What follows belongs to an exercise in optimizing a design on an open flow for small area, a short achievable clock period and few clock cycles; a production flow would make more cautious choices.
The RTL was checked by simulation tests, not by an equivalence proof against the original design.
Some runs may be left out. An edit can pass the tests and still lose a function that they never use.

==> flow/design.v, too long to show whole: its modules and the start of the top module <==
// module fxp_smul: 12 lines
// module cordic: 3316 lines
module cordic(i_clk, i_rst, i_en, o_vld, o_cosine, o_sine, i_theta);
  // ...
==> flow/flow/run.sh <==
#!/bin/bash
# The standard layout (standard.sh), with timing repair aiming for extra setup slack.
# make's full output goes to standard.log; ORFS's own per-step logs are under orfs/logs.
set -euo pipefail
export SETUP_SLACK_MARGIN=6.6
bash standard.sh > standard.log 2>&1
==> flow/standard.sh <==
#!/bin/bash
# synth_recipe.tcl (not shown) runs the flow's synth.tcl, then flattens the netlist and writes it again
# the make line also repeats each setting of config.mk as NAME=value (left out here)
make -C /OpenROAD-flow-scripts/flow DESIGN_CONFIG=/design/flow/config.mk WORK_HOME=/design/flow/orfs CLKGATE_MAP_FILE= SYNTH_SCRIPT=/design/flow/synth_recipe.tcl "${@:-finish}"
==> flow/config.mk <==
export PLATFORM = sky130hd
export DESIGN_NAME = cordic
export DESIGN_NICKNAME = cordic
export VERILOG_FILES = /design/flow/design.v
export SDC_FILE = /design/flow/constraint.sdc
export NUM_CORES = 4
export LEC_CHECK = 0
export CAP_MARGIN = 20
export CORE_MARGIN = 2
export CORE_UTILIZATION = 40
export CTS_BUF_LIST = sky130_fd_sc_hd__clkbuf_16
export CTS_CLUSTER_DIAMETER = 100
export CTS_CLUSTER_SIZE = 25
export SLEW_MARGIN = 20
export SYNTH_MEMORY_MAX_BITS = 16384
==> flow/constraint.sdc <==
create_clock -name core_clock -period 10.0 [get_ports {i_clk}]
set_input_delay 2.0000 -clock core_clock [delete_from_list [all_inputs] [get_ports {i_clk}]]
set_output_delay 2.0000 -clock core_clock [all_outputs]
set_load 0.01 [all_outputs]
run_1/congestion_map.png
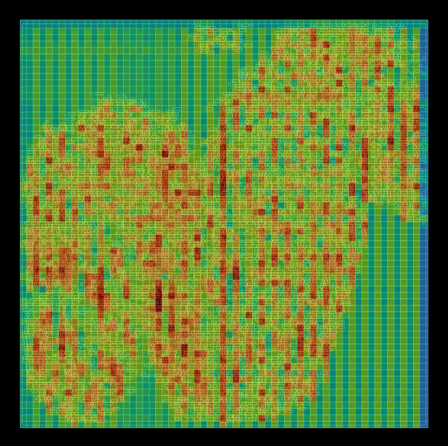
met3 layer usage reported by global route: 1.77%
GRT Util Overall: 16.1%
routed len/inst: 14.8 um

run_1/util_map.png
The die is cut into 22 by 22 equal tiles; white is low, dark blue is high, 0 to 100% covered.
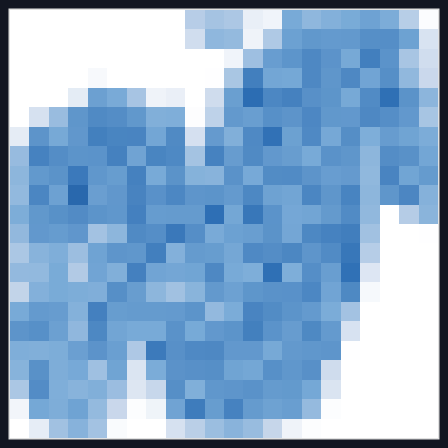
21% of the tiles are nearly empty. The mean over all tiles is 41%. The fullest tile reaches 77%.
Starting Density: 40.3%
core area: 186000 um2
Final Util: 43.5%

run_1/ir_map.png
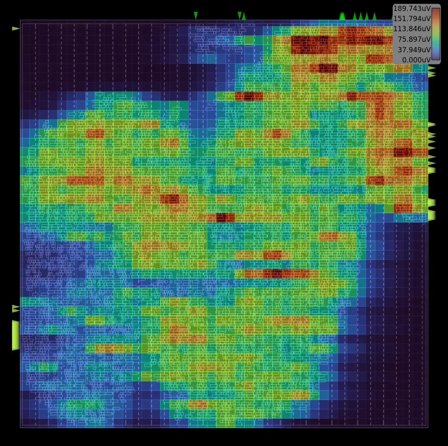

run_1/floorplan.png
(1 px per um) Pins as bars on the die edge. Tap cells in grey.
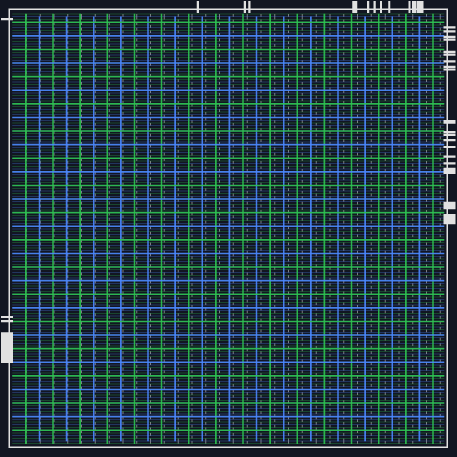
Green shows VSS. Blue shows VDD.
76 signal pins sit on the boundary. The core has 158 rows. 31 straps on met4. 159 met1 rails follow the rows. 31 straps on met5.
die extent in y: 437 um
Die Wd: 437 um

==> impl_metrics.env, run 1 <==
export IMPL_placed_area_um2=78200
export IMPL_grt_pass1_wl_um=259000
export IMPL_num_nets_final=8778
export IMPL_cp_max_fo=3
export IMPL_sh_seq_area_pct=34.1
export IMPL_crit_slowest_cell="dfxtp_1"
export IMPL_layout_commonest_cell="dfxtp_1"
export IMPL_status="finished clean"
export IMPL_final_cells=10487
export IMPL_cts_hold_buf=0
export IMPL_nonClkBufAreaFrac_pct=1.43
export IMPL_clock_sinks=1375
export IMPL_final_clk_cell_share_pct=2.43
export IMPL_antenna_found_initial=2
export IMPL_fillers=17827
export IMPL_synth_compound_area_share_pct=12.9
export IMPL_rsz0062_at_grt="yes"
export IMPL_use_met1_pct=19.7
export IMPL_path_class="reg -> out"
export IMPL_drt_iter0_drc=2844
export IMPL_path_cells="clkdlybuf4s15_1"
export IMPL_critPathArrivalTime_ps=1300
export IMPL_yosys_area_share_adder_pct=14.3
export IMPL_grt_util_met2_pct=29.7
export IMPL_synth_nets=8782
export IMPL_timing_final_crit_share_pct=33.0
export IMPL_setup_tns_ps=0
export IMPL_seq_area_um2=27600
export IMPL_grt_max_degree=82
export IMPL_grt_pass1_vias=52503
export IMPL_setup_viol=0
export IMPL_portBuffers=75
export IMPL_clkbuf_count=70
export IMPL_critical_path_max_stage_delay_ps=350
export IMPL_yosysTopAreaCell="dfxtp_1"
export IMPL_tightest_slew_ps=985
export IMPL_postCtsSetupBuffers=3
export IMPL_dieArea_um2=191000
export IMPL_synth_simple_gate_area_share_pct=13.0
export IMPL_cp_depth=1
export IMPL_synth_flop_cell="dfxtp_1"
export IMPL_drv_cap=0
export IMPL_clk_insertion_delay_late_ps=720
export IMPL_dp_slack_ps=5990
export IMPL_synth_edf_count=0
export IMPL_ctsResizeCount=97
export IMPL_clk_pin_slew_ps=100
export IMPL_fmax_mhz=303
export IMPL_inverters=607
export IMPL_hold_depth=0
export IMPL_root_buffer="clkbuf_16"
export IMPL_synthCells=7993
export IMPL_hold_viol=0
Testbench counts for the RTL of run 1, summed over its fixed seeds: cycles 8,432.
run_1/class_map.png
(2 px per um)
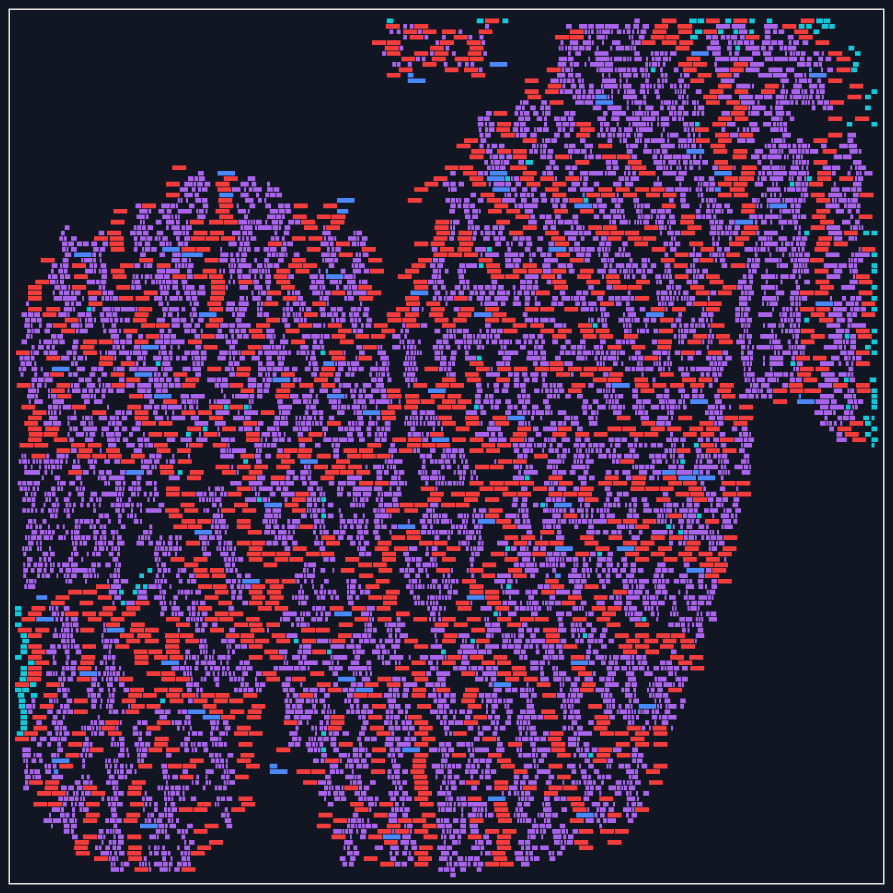

==> inputs of run 2 (changes only) <==
--- a/flow/config.mk
+++ b/flow/config.mk
@@ -7,9 +7,10 @@
 export LEC_CHECK = 0
 export CAP_MARGIN = 20
 export CORE_MARGIN = 2
-export CORE_UTILIZATION = 40
+export CORE_UTILIZATION = 55
 export CTS_BUF_LIST = sky130_fd_sc_hd__clkbuf_16
 export CTS_CLUSTER_DIAMETER = 100
 export CTS_CLUSTER_SIZE = 25
+export PLACE_DENSITY = 0.68
 export SLEW_MARGIN = 20
 export SYNTH_MEMORY_MAX_BITS = 16384
run_2/class_map.png
(2 px per um)
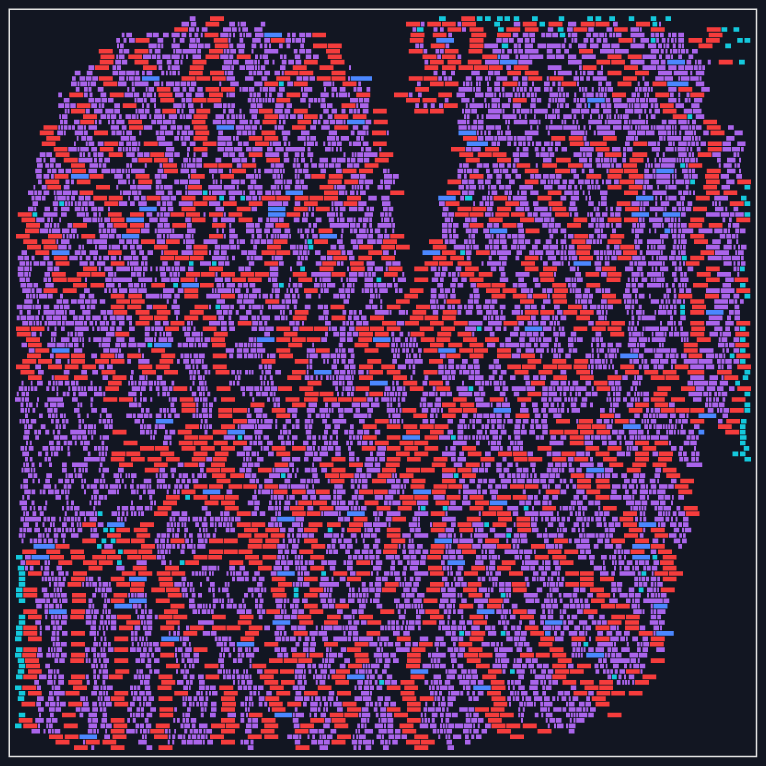
Cyan shows remaining buffers and delay cells, cells 139. Red shows registers, cells 1375. Purple shows remaining logic cells, cells 6408. Blue shows clock drivers and dummy loads, cells 83.
fin area: 80000 um2
core area: 135000 um2
Final Util: 59.1%

==> impl_metrics.env, run 2 <==
export IMPL_synth_flop_cell="dfxtp_1"
export IMPL_fillers=11592
export IMPL_cp_depth=11
export IMPL_yosys_area_share_adder_pct=14.3
export IMPL_antenna_found_initial=0
export IMPL_nonClkBufAreaFrac_pct=1.47
export IMPL_critPathArrivalTime_ps=3930
export IMPL_die_width_um=373
export IMPL_tightest_slew_ps=1020
export IMPL_path_class="reg -> reg"
export IMPL_rsz0062_at_grt="yes"
export IMPL_crit_slowest_cell="dfxtp_1"
export IMPL_clock_sinks=1375
export IMPL_dp_slack_ps=6300
export IMPL_yosysTopAreaCell="dfxtp_1"
export IMPL_grt_max_degree=82
export IMPL_cts_hold_buf=0
export IMPL_hold_viol=0
export IMPL_drt_iter0_drc=2846
export IMPL_final_cells=9787
export IMPL_layout_commonest_cell="dfxtp_1"
export IMPL_dieArea_um2=139000
export IMPL_final_clk_cell_share_pct=2.50
export IMPL_critical_path_max_stage_delay_ps=470
export IMPL_placed_area_um2=77400
export IMPL_fmax_mhz=298
export IMPL_inverters=607
export IMPL_hold_depth=0
export IMPL_seq_area_um2=27600
export IMPL_clk_pin_slew_ps=100
export IMPL_status="finished clean"
export IMPL_clkbuf_count=73
export IMPL_grt_pass1_wl_um=257000
export IMPL_portBuffers=75
run_2/congestion_map.png
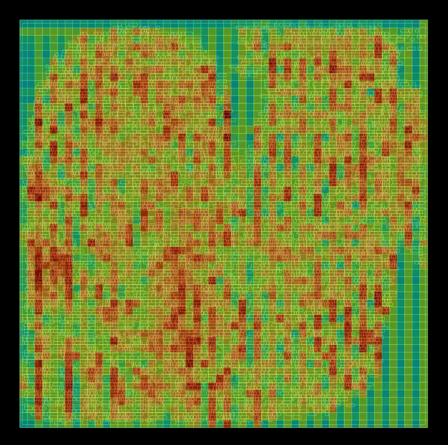
grt met1 use: 26.4%
met3 layer usage reported by global route: 2.33%
routed len/inst: 15.7 um
GRT Util Overall: 21.9%
routing usage on met2: 40.9%

run_2/layers.png
(1.5 px per um)
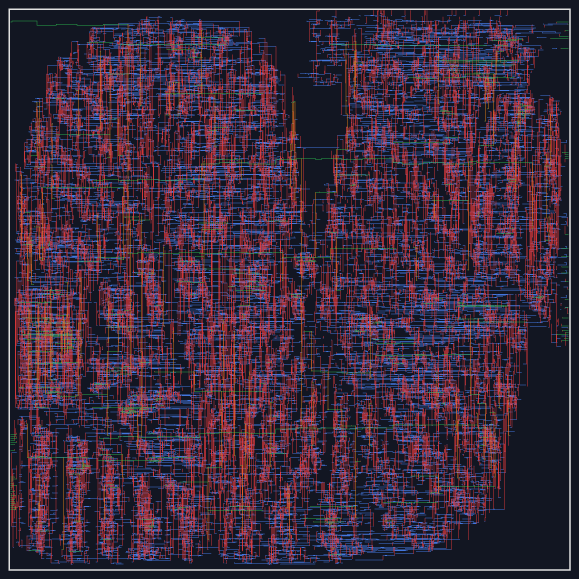

==> inputs of run 3 (changes only) <==
--- a/flow/config.mk
+++ b/flow/config.mk
@@ -7,10 +7,9 @@
 export LEC_CHECK = 0
 export CAP_MARGIN = 20
 export CORE_MARGIN = 2
-export CORE_UTILIZATION = 55
+export CORE_UTILIZATION = 40
 export CTS_BUF_LIST = sky130_fd_sc_hd__clkbuf_16
-export CTS_CLUSTER_DIAMETER = 100
-export CTS_CLUSTER_SIZE = 25
-export PLACE_DENSITY = 0.68
+export CTS_CLUSTER_DIAMETER = 120
+export CTS_CLUSTER_SIZE = 30
 export SLEW_MARGIN = 20
 export SYNTH_MEMORY_MAX_BITS = 16384
run_3/layers.png
(1 px per um)
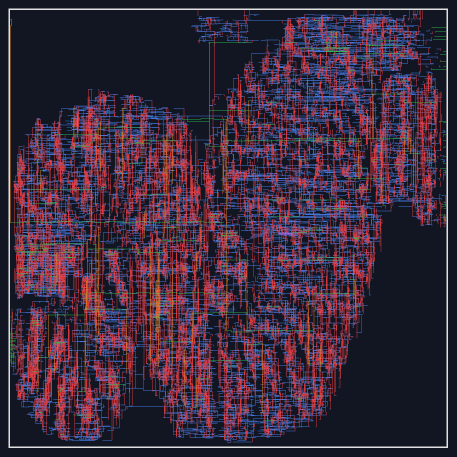
Purple shows M5, wire length 13.8 um. Orange shows M4, wire length 3780 um. Green shows M3, wire length 3770 um. Red shows M2, wire length 78.0 mm. Blue shows M1, wire length 69.5 mm.
GRT Util Overall: 16.0%
final WL: 155000 um
routed len/inst: 14.8 um
vias post-DR: 52638

==> impl_metrics.env, run 3 <==
export IMPL_status="finished clean"
export IMPL_grt_pass1_vias=52276
export IMPL_drv_cap=0
export IMPL_dp_slack_ps=5990
export IMPL_synthCells=7993
export IMPL_layout_commonest_cell="dfxtp_1"
export IMPL_fillers=17850
export IMPL_cts_hold_buf=0
export IMPL_grt_use_met3_pct=1.53
export IMPL_dieArea_um2=191000
export IMPL_yosys_area_share_adder_pct=14.3
export IMPL_synth_edf_count=0
export IMPL_clock_sinks=1375
export IMPL_sh_seq_area_pct=34.3
export IMPL_inverters=607
export IMPL_timing_final_crit_share_pct=33.2
export IMPL_nonClkBufAreaFrac_pct=1.41
export IMPL_hold_depth=0
export IMPL_setup_tns_ps=0
export IMPL_critPathArrivalTime_ps=1320
export IMPL_synth_compound_area_share_pct=12.9
export IMPL_postCtsSetupBuffers=3
export IMPL_clk_pin_slew_ps=110
export IMPL_die_y_um=437
export IMPL_fmax_mhz=302
export IMPL_path_class="reg -> out"
export IMPL_rsz0062_at_grt="yes"
export IMPL_critical_path_max_stage_delay_ps=360
export IMPL_setup_viol=0
export IMPL_grt_util_met2_pct=29.7
export IMPL_use_met1_pct=19.7
export IMPL_tightest_slew_ps=993
export IMPL_synth_nets=8782
export IMPL_antenna_found_initial=2
export IMPL_seq_area_um2=27600
export IMPL_hold_viol=0
export IMPL_path_cells="clkdlybuf4s15_1"
export IMPL_drt_iter0_drc=2682
export IMPL_yosysTopAreaCell="dfxtp_1"
export IMPL_clkbuf_count=55
export IMPL_die_width_um=437
export IMPL_cp_depth=1
run_3/util_map.png
The die is cut into 22 by 22 equal tiles; white is low, dark blue is high, 0 to 100% covered.
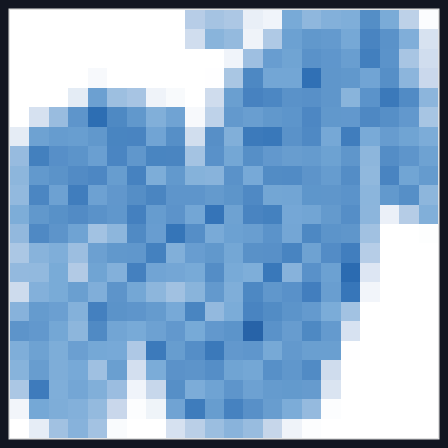
0.60% of the tiles are over 75% full. The fullest tile reaches 79%. 20% of the tiles are nearly empty. The emptiest ninth of the die: lower right.
core area: 186000 um2
Final Util: 43.3%

## Run 4: large edit since run 3, in outline
flow/design.v: 3328 -> 3416 lines; modules unchanged: 1
  cordic: edited, 3316 -> 3404 lines
--- a/flow/config.mk
+++ b/flow/config.mk
@@ -10,6 +10,5 @@
 export CORE_UTILIZATION = 40
 export CTS_BUF_LIST = sky130_fd_sc_hd__clkbuf_16
-export CTS_CLUSTER_DIAMETER = 120
-export CTS_CLUSTER_SIZE = 30
+export CTS_CLUSTER_DIAMETER = 80
+export CTS_CLUSTER_SIZE = 20
 export SLEW_MARGIN = 20
-export SYNTH_MEMORY_MAX_BITS = 16384
==> impl_metrics.env, run 4 <==
export IMPL_status="finished clean"
export IMPL_drt_iter0_drc=2705
export IMPL_dr_total_vias=52545
export IMPL_crit_slowest_cell="dfxtp_2"
export IMPL_grt_max_degree=58
export IMPL_path_cells="clkdlybuf4s15_1"
export IMPL_placed_area_um2=77500
export IMPL_synth_edf_count=0
export IMPL_cts_hold_buf=0
export IMPL_critical_path_max_stage_delay_ps=350
export IMPL_hold_viol=0
export IMPL_dieArea_um2=189000
export IMPL_grt_use_met3_pct=1.67
export IMPL_inverters=581
export IMPL_clk_pin_slew_ps=80
export IMPL_cp_max_fo=4
export IMPL_nonClkBufAreaFrac_pct=1.33
export IMPL_wl_um=155000
export IMPL_setup_viol=0
export IMPL_stdcell_area_um2=80900
export IMPL_critPathArrivalTime_ps=1320
export IMPL_postCtsSetupBuffers=3
export IMPL_synth_nets=8673
export IMPL_seq_area_um2=27600
export IMPL_path_class="reg -> out"
export IMPL_hold_depth=0
Testbench counts for the RTL of run 4, summed over its fixed seeds: cycles 8,432.
run_4/util_map.png
The die is cut into 22 by 22 equal tiles; white is low, dark blue is high, 0 to 100% covered.
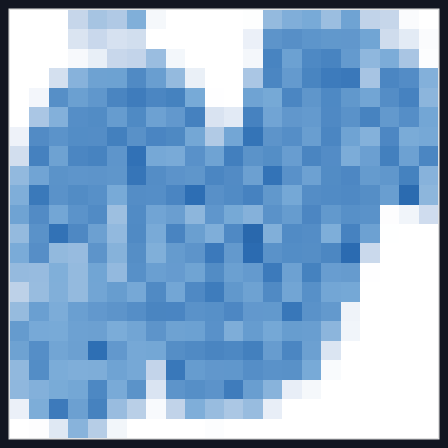
20% of the tiles are nearly empty. 1.0% of the tiles are over 75% full. The densest ninth of the die: centre. The fullest tile reaches 78%. The emptiest ninth of the die: lower right. The mean over all tiles is 41%.
Starting Density: 40.3%
Final Util: 44.1%
core area: 183000 um2

run_4/congestion_map.png
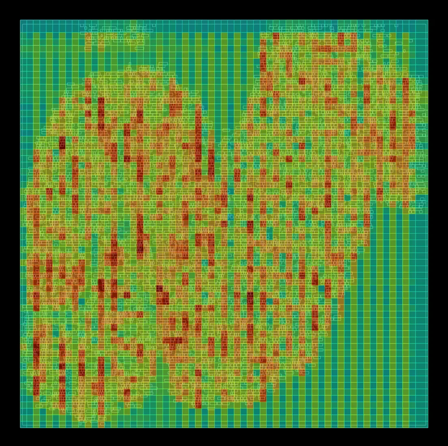
routing usage on met2: 30.4%
GRT Util Overall: 16.4%
grt met1 use: 19.5%
routed len/inst: 14.9 um
grt peak-use layer: met2

==> inputs of run 5 (changes only) <==
--- a/flow/config.mk
+++ b/flow/config.mk
@@ -9,6 +9,7 @@
 export CORE_MARGIN = 2
 export CORE_UTILIZATION = 40
 export CTS_BUF_LIST = sky130_fd_sc_hd__clkbuf_16
-export CTS_CLUSTER_DIAMETER = 80
-export CTS_CLUSTER_SIZE = 20
+export CTS_CLUSTER_DIAMETER = 100
+export CTS_CLUSTER_SIZE = 25
+export PLACE_DENSITY = 0.75
 export SLEW_MARGIN = 20
run_5/congestion_map.png
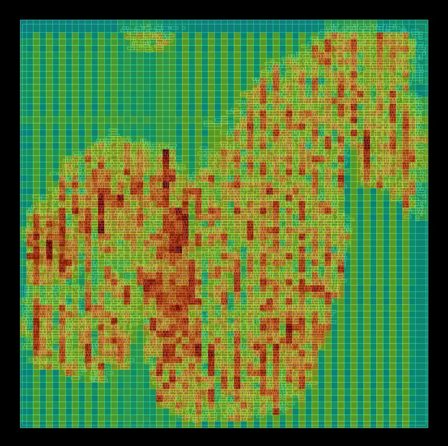
Final Util: 43.6%
routed len/inst: 14.6 um
grt met1 use: 18.2%
routing usage on met2: 29.4%

==> impl_metrics.env, run 5 <==
export IMPL_timing_final_crit_share_pct=33.3
export IMPL_dr_total_vias=53224
export IMPL_layout_commonest_cell="dfxtp_1"
export IMPL_num_nets_final=8676
export IMPL_die_y_um=434
export IMPL_path_class="reg -> out"
export IMPL_grt_pass1_vias=53195
export IMPL_synth_edf_count=0
export IMPL_portBuffers=75
export IMPL_stdcell_area_um2=80000
export IMPL_drt_iter0_drc=2772
export IMPL_crit_slowest_cell="dfxtp_1"
export IMPL_synth_compound_area_share_pct=12.6
export IMPL_seq_area_um2=27600
export IMPL_cts_hold_buf=0
export IMPL_tightest_slew_ps=927
export IMPL_start_util_pct=40.3
export IMPL_synth_nets=8673
export IMPL_inverters=581
export IMPL_yosys_area_share_adder_pct=14.5
export IMPL_clock_sinks=1375
export IMPL_grt_use_met3_pct=1.81
export IMPL_cp_depth=1
export IMPL_wl_um=152000
export IMPL_grt_busiest_layer="met2"
export IMPL_fillers=17320
export IMPL_yosysTopAreaCell="dfxtp_1"
export IMPL_clkbuf_count=71
export IMPL_grt_pass1_wl_um=252000
export IMPL_track_usage_pct=15.8
export IMPL_critPathArrivalTime_ps=1330
export IMPL_antenna_found_initial=0
export IMPL_status="finished clean"
export IMPL_rsz0062_at_grt="yes"
export IMPL_synthCells=7880
export IMPL_hold_depth=0
export IMPL_fmax_mhz=301
export IMPL_nonClkBufAreaFrac_pct=1.37
export IMPL_root_buffer="clkbuf_16"
export IMPL_critical_path_max_stage_delay_ps=380
export IMPL_setup_viol=0
export IMPL_drv_cap=0
run_5/ir_map.png
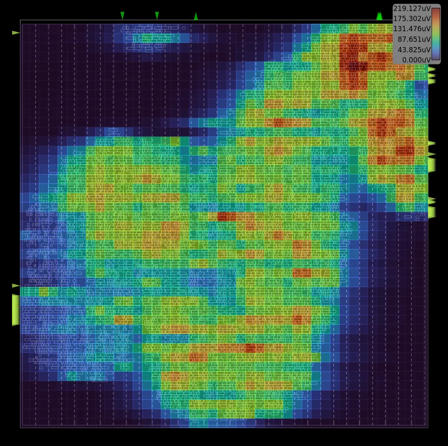

==> inputs of run 6 (changes only) <==
--- a/flow/config.mk
+++ b/flow/config.mk
@@ -11,5 +11,4 @@
 export CTS_BUF_LIST = sky130_fd_sc_hd__clkbuf_16
 export CTS_CLUSTER_DIAMETER = 100
 export CTS_CLUSTER_SIZE = 25
-export PLACE_DENSITY = 0.75
 export SLEW_MARGIN = 20
run_6/congestion_map.png
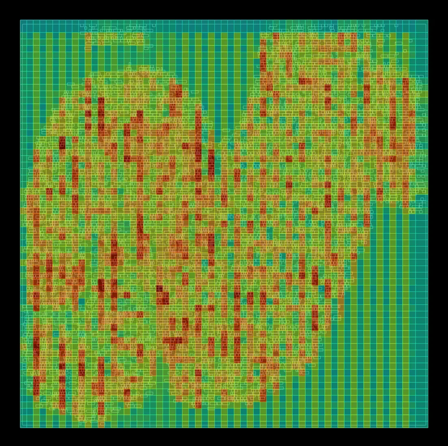
Final Util: 43.5%
met3 layer usage reported by global route: 1.60%

run_6/floorplan.png
(1 px per um) Pins as bars on the die edge. Tap cells in grey.
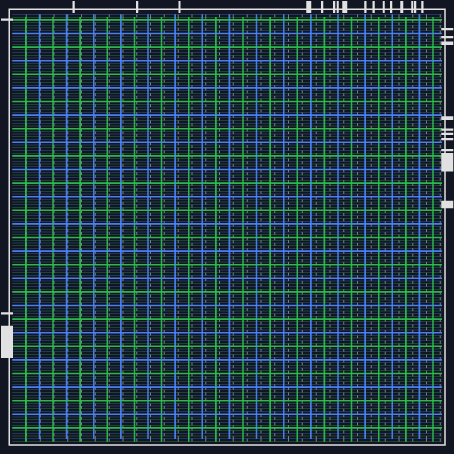
Green shows VSS. Blue shows VDD.
31 straps on met5. 76 signal pins sit on the boundary.
die extent in y: 434 um
Die Wd: 434 um

==> impl_metrics.env, run 6 <==
export IMPL_antenna_found_initial=1
export IMPL_nonClkBufAreaFrac_pct=1.32
export IMPL_placed_area_um2=77500
export IMPL_num_nets_final=8665
export IMPL_grt_busiest_layer="met2"
export IMPL_stdcell_area_um2=79900
export IMPL_synth_flop_cell="dfxtp_1"
export IMPL_final_clk_cell_share_pct=2.49
export IMPL_dieArea_um2=189000
export IMPL_drv_cap=0
export IMPL_postCtsSetupBuffers=3
export IMPL_dr_total_vias=52318
export IMPL_yosys_area_share_adder_pct=14.5
export IMPL_critPathArrivalTime_ps=1320
export IMPL_final_cells=10358
export IMPL_sh_seq_area_pct=34.5
export IMPL_tightest_slew_ps=969
export IMPL_path_cells="dlygate4sd2_1"
export IMPL_path_class="reg -> out"
export IMPL_status="finished clean"
export IMPL_cp_depth=1
export IMPL_root_buffer="clkbuf_16"
export IMPL_hold_viol=0
export IMPL_hold_depth=0
export IMPL_grt_util_met2_pct=30.4
export IMPL_clock_sinks=1375
export IMPL_grt_pass1_wl_um=256000
export IMPL_core_area_um2=183000
export IMPL_yosysTopAreaCell="dfxtp_1"
export IMPL_synth_simple_gate_area_share_pct=12.8
export IMPL_grt_pass1_vias=52026
export IMPL_setup_tns_ps=0
export IMPL_start_util_pct=40.3
export IMPL_crit_slowest_cell="dfxtp_1"
export IMPL_clkbuf_count=71
export IMPL_drt_iter0_drc=2641
export IMPL_cp_max_fo=3
export IMPL_rsz0062_at_grt="yes"
export IMPL_synthCells=7880
export IMPL_layout_commonest_cell="dfxtp_1"
export IMPL_synth_compound_area_share_pct=12.6
export IMPL_cts_hold_buf=0
==> inputs of run 7 (changes only) <==
==> flow/run.sh (new file) <==
#!/bin/bash
# synth_recipe.tcl (not shown) runs the flow's synth.tcl, then flattens the netlist and writes it again
# the make line also repeats each setting of config.mk as NAME=value (left out here)
make -C /OpenROAD-flow-scripts/flow DESIGN_CONFIG=/design/flow/config.mk WORK_HOME=/design/flow/orfs CLKGATE_MAP_FILE= SYNTH_SCRIPT=/design/flow/synth_recipe.tcl finish
removed: flow/flow/run.sh
removed: flow/standard.sh
run_7/ir_map.png
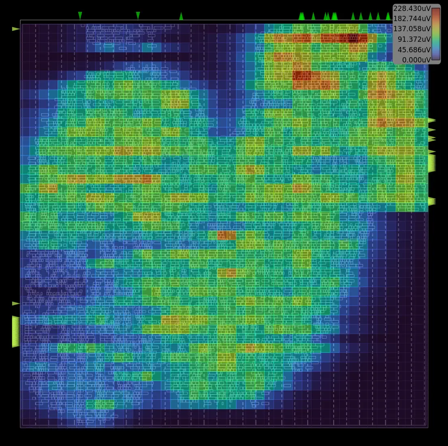

run_7/floorplan.png
(1 px per um) Pins as bars on the die edge. Tap cells in grey.
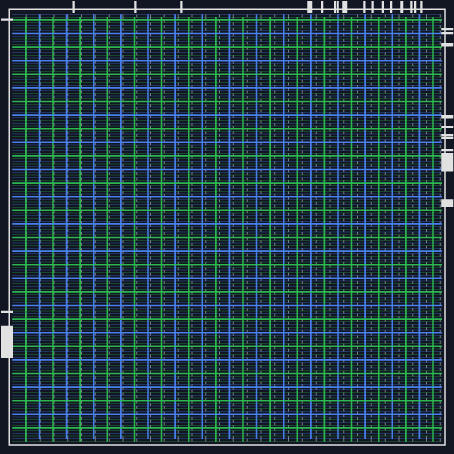
Blue shows VDD. Green shows VSS.
2464 tap cells. 31 straps on met4. The core has 157 rows. 158 met1 rails follow the rows. 31 straps on met5.

==> impl_metrics.env, run 7 <==
export IMPL_yosys_area_share_adder_pct=14.5
export IMPL_setup_viol=0
export IMPL_grt_pass1_vias=51477
export IMPL_clock_sinks=1375
export IMPL_stdcell_area_um2=79500
export IMPL_synth_simple_gate_area_share_pct=12.8
export IMPL_rsz0062_at_grt="no"
export IMPL_final_util_pct=43.3
export IMPL_core_area_um2=183000
export IMPL_antenna_found_initial=1
export IMPL_wl_um=152000
export IMPL_status="finished clean"
export IMPL_num_nets_final=8650
export IMPL_sh_seq_area_pct=34.6
export IMPL_critPathArrivalTime_ps=4530
export IMPL_clk_pin_slew_ps=90
export IMPL_yosysTopAreaCell="dfxtp_1"
export IMPL_fillers=17790
export IMPL_grt_util_met2_pct=29.6
export IMPL_cp_max_fo=6
export IMPL_seq_area_um2=27500
export IMPL_ctsResizeCount=0
export IMPL_dp_slack_ps=6080
export IMPL_crit_slowest_cell="fa_1"
export IMPL_dr_total_vias=51986
export IMPL_grt_busiest_layer="met2"
export IMPL_clk_insertion_delay_late_ps=720
export IMPL_critical_path_max_stage_delay_ps=470

==> notes/layouts.md <==
Pictures saved along the way, in no particular order.

Supply voltage drop heat map.
picture 1
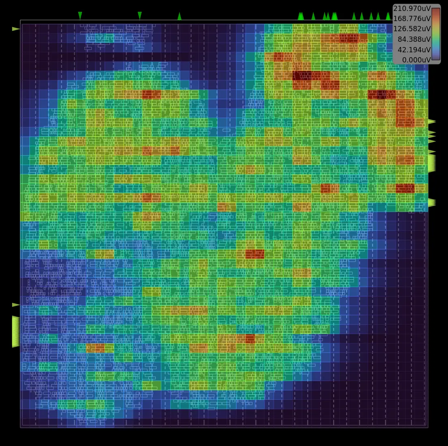
picture 2
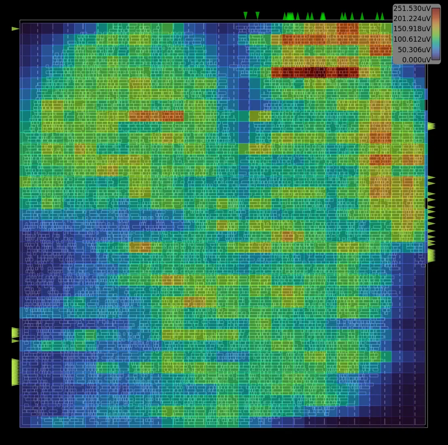
run 2: picture 2
run 4: picture 1

[static timing again, ports no longer ideal]
How much do the figures lean on ideal ports? The routed layouts below were timed once more, with nothing changed but the port constraints. Step 1, drivers: a clkbuf_16 drives i_clk and a buf_2 each remaining input, both assumed. Step 2 times the ports against the registers' clock, not the clock port: input delays grow and output delays shrink by t, the midpoint of the rising clock arrivals with the driver on. Slacks: no drivers / after step 1 / after step 2; pairs: no drivers / after step 1.
run | t, ns | setup slack, ns | slew at the worst register clock pin (ns) | worst slew at a driven data input, ns
run 1 | 0.778 | 6.697 / 6.618 / 6.580 | 0.10 / 0.10 | 0.04
run 2 | 0.752 | 6.650 / 6.605 / 6.602 | 0.10 / 0.10 | 0.05
run 3 | 0.792 | 6.684 / 6.605 / 6.556 | 0.12 / 0.12 | 0.04
run 4 | 0.802 | 6.677 / 6.601 / 6.617 | 0.08 / 0.08 | 0.05
run 5 | 0.774 | 6.672 / 6.598 / 6.626 | 0.10 / 0.10 | 0.05
run 6 | 0.776 | 6.682 / 6.606 / 6.631 | 0.10 / 0.10 | 0.05
run 7 | 0.789 | 6.038 / 6.038 / 6.038 | 0.10 / 0.10 | 0.05
After both steps setup and hold are still met in every run listed. The setup slack of run 3, which loses most, moves by -0.079 ns with the drivers and by -0.128 ns with both steps.
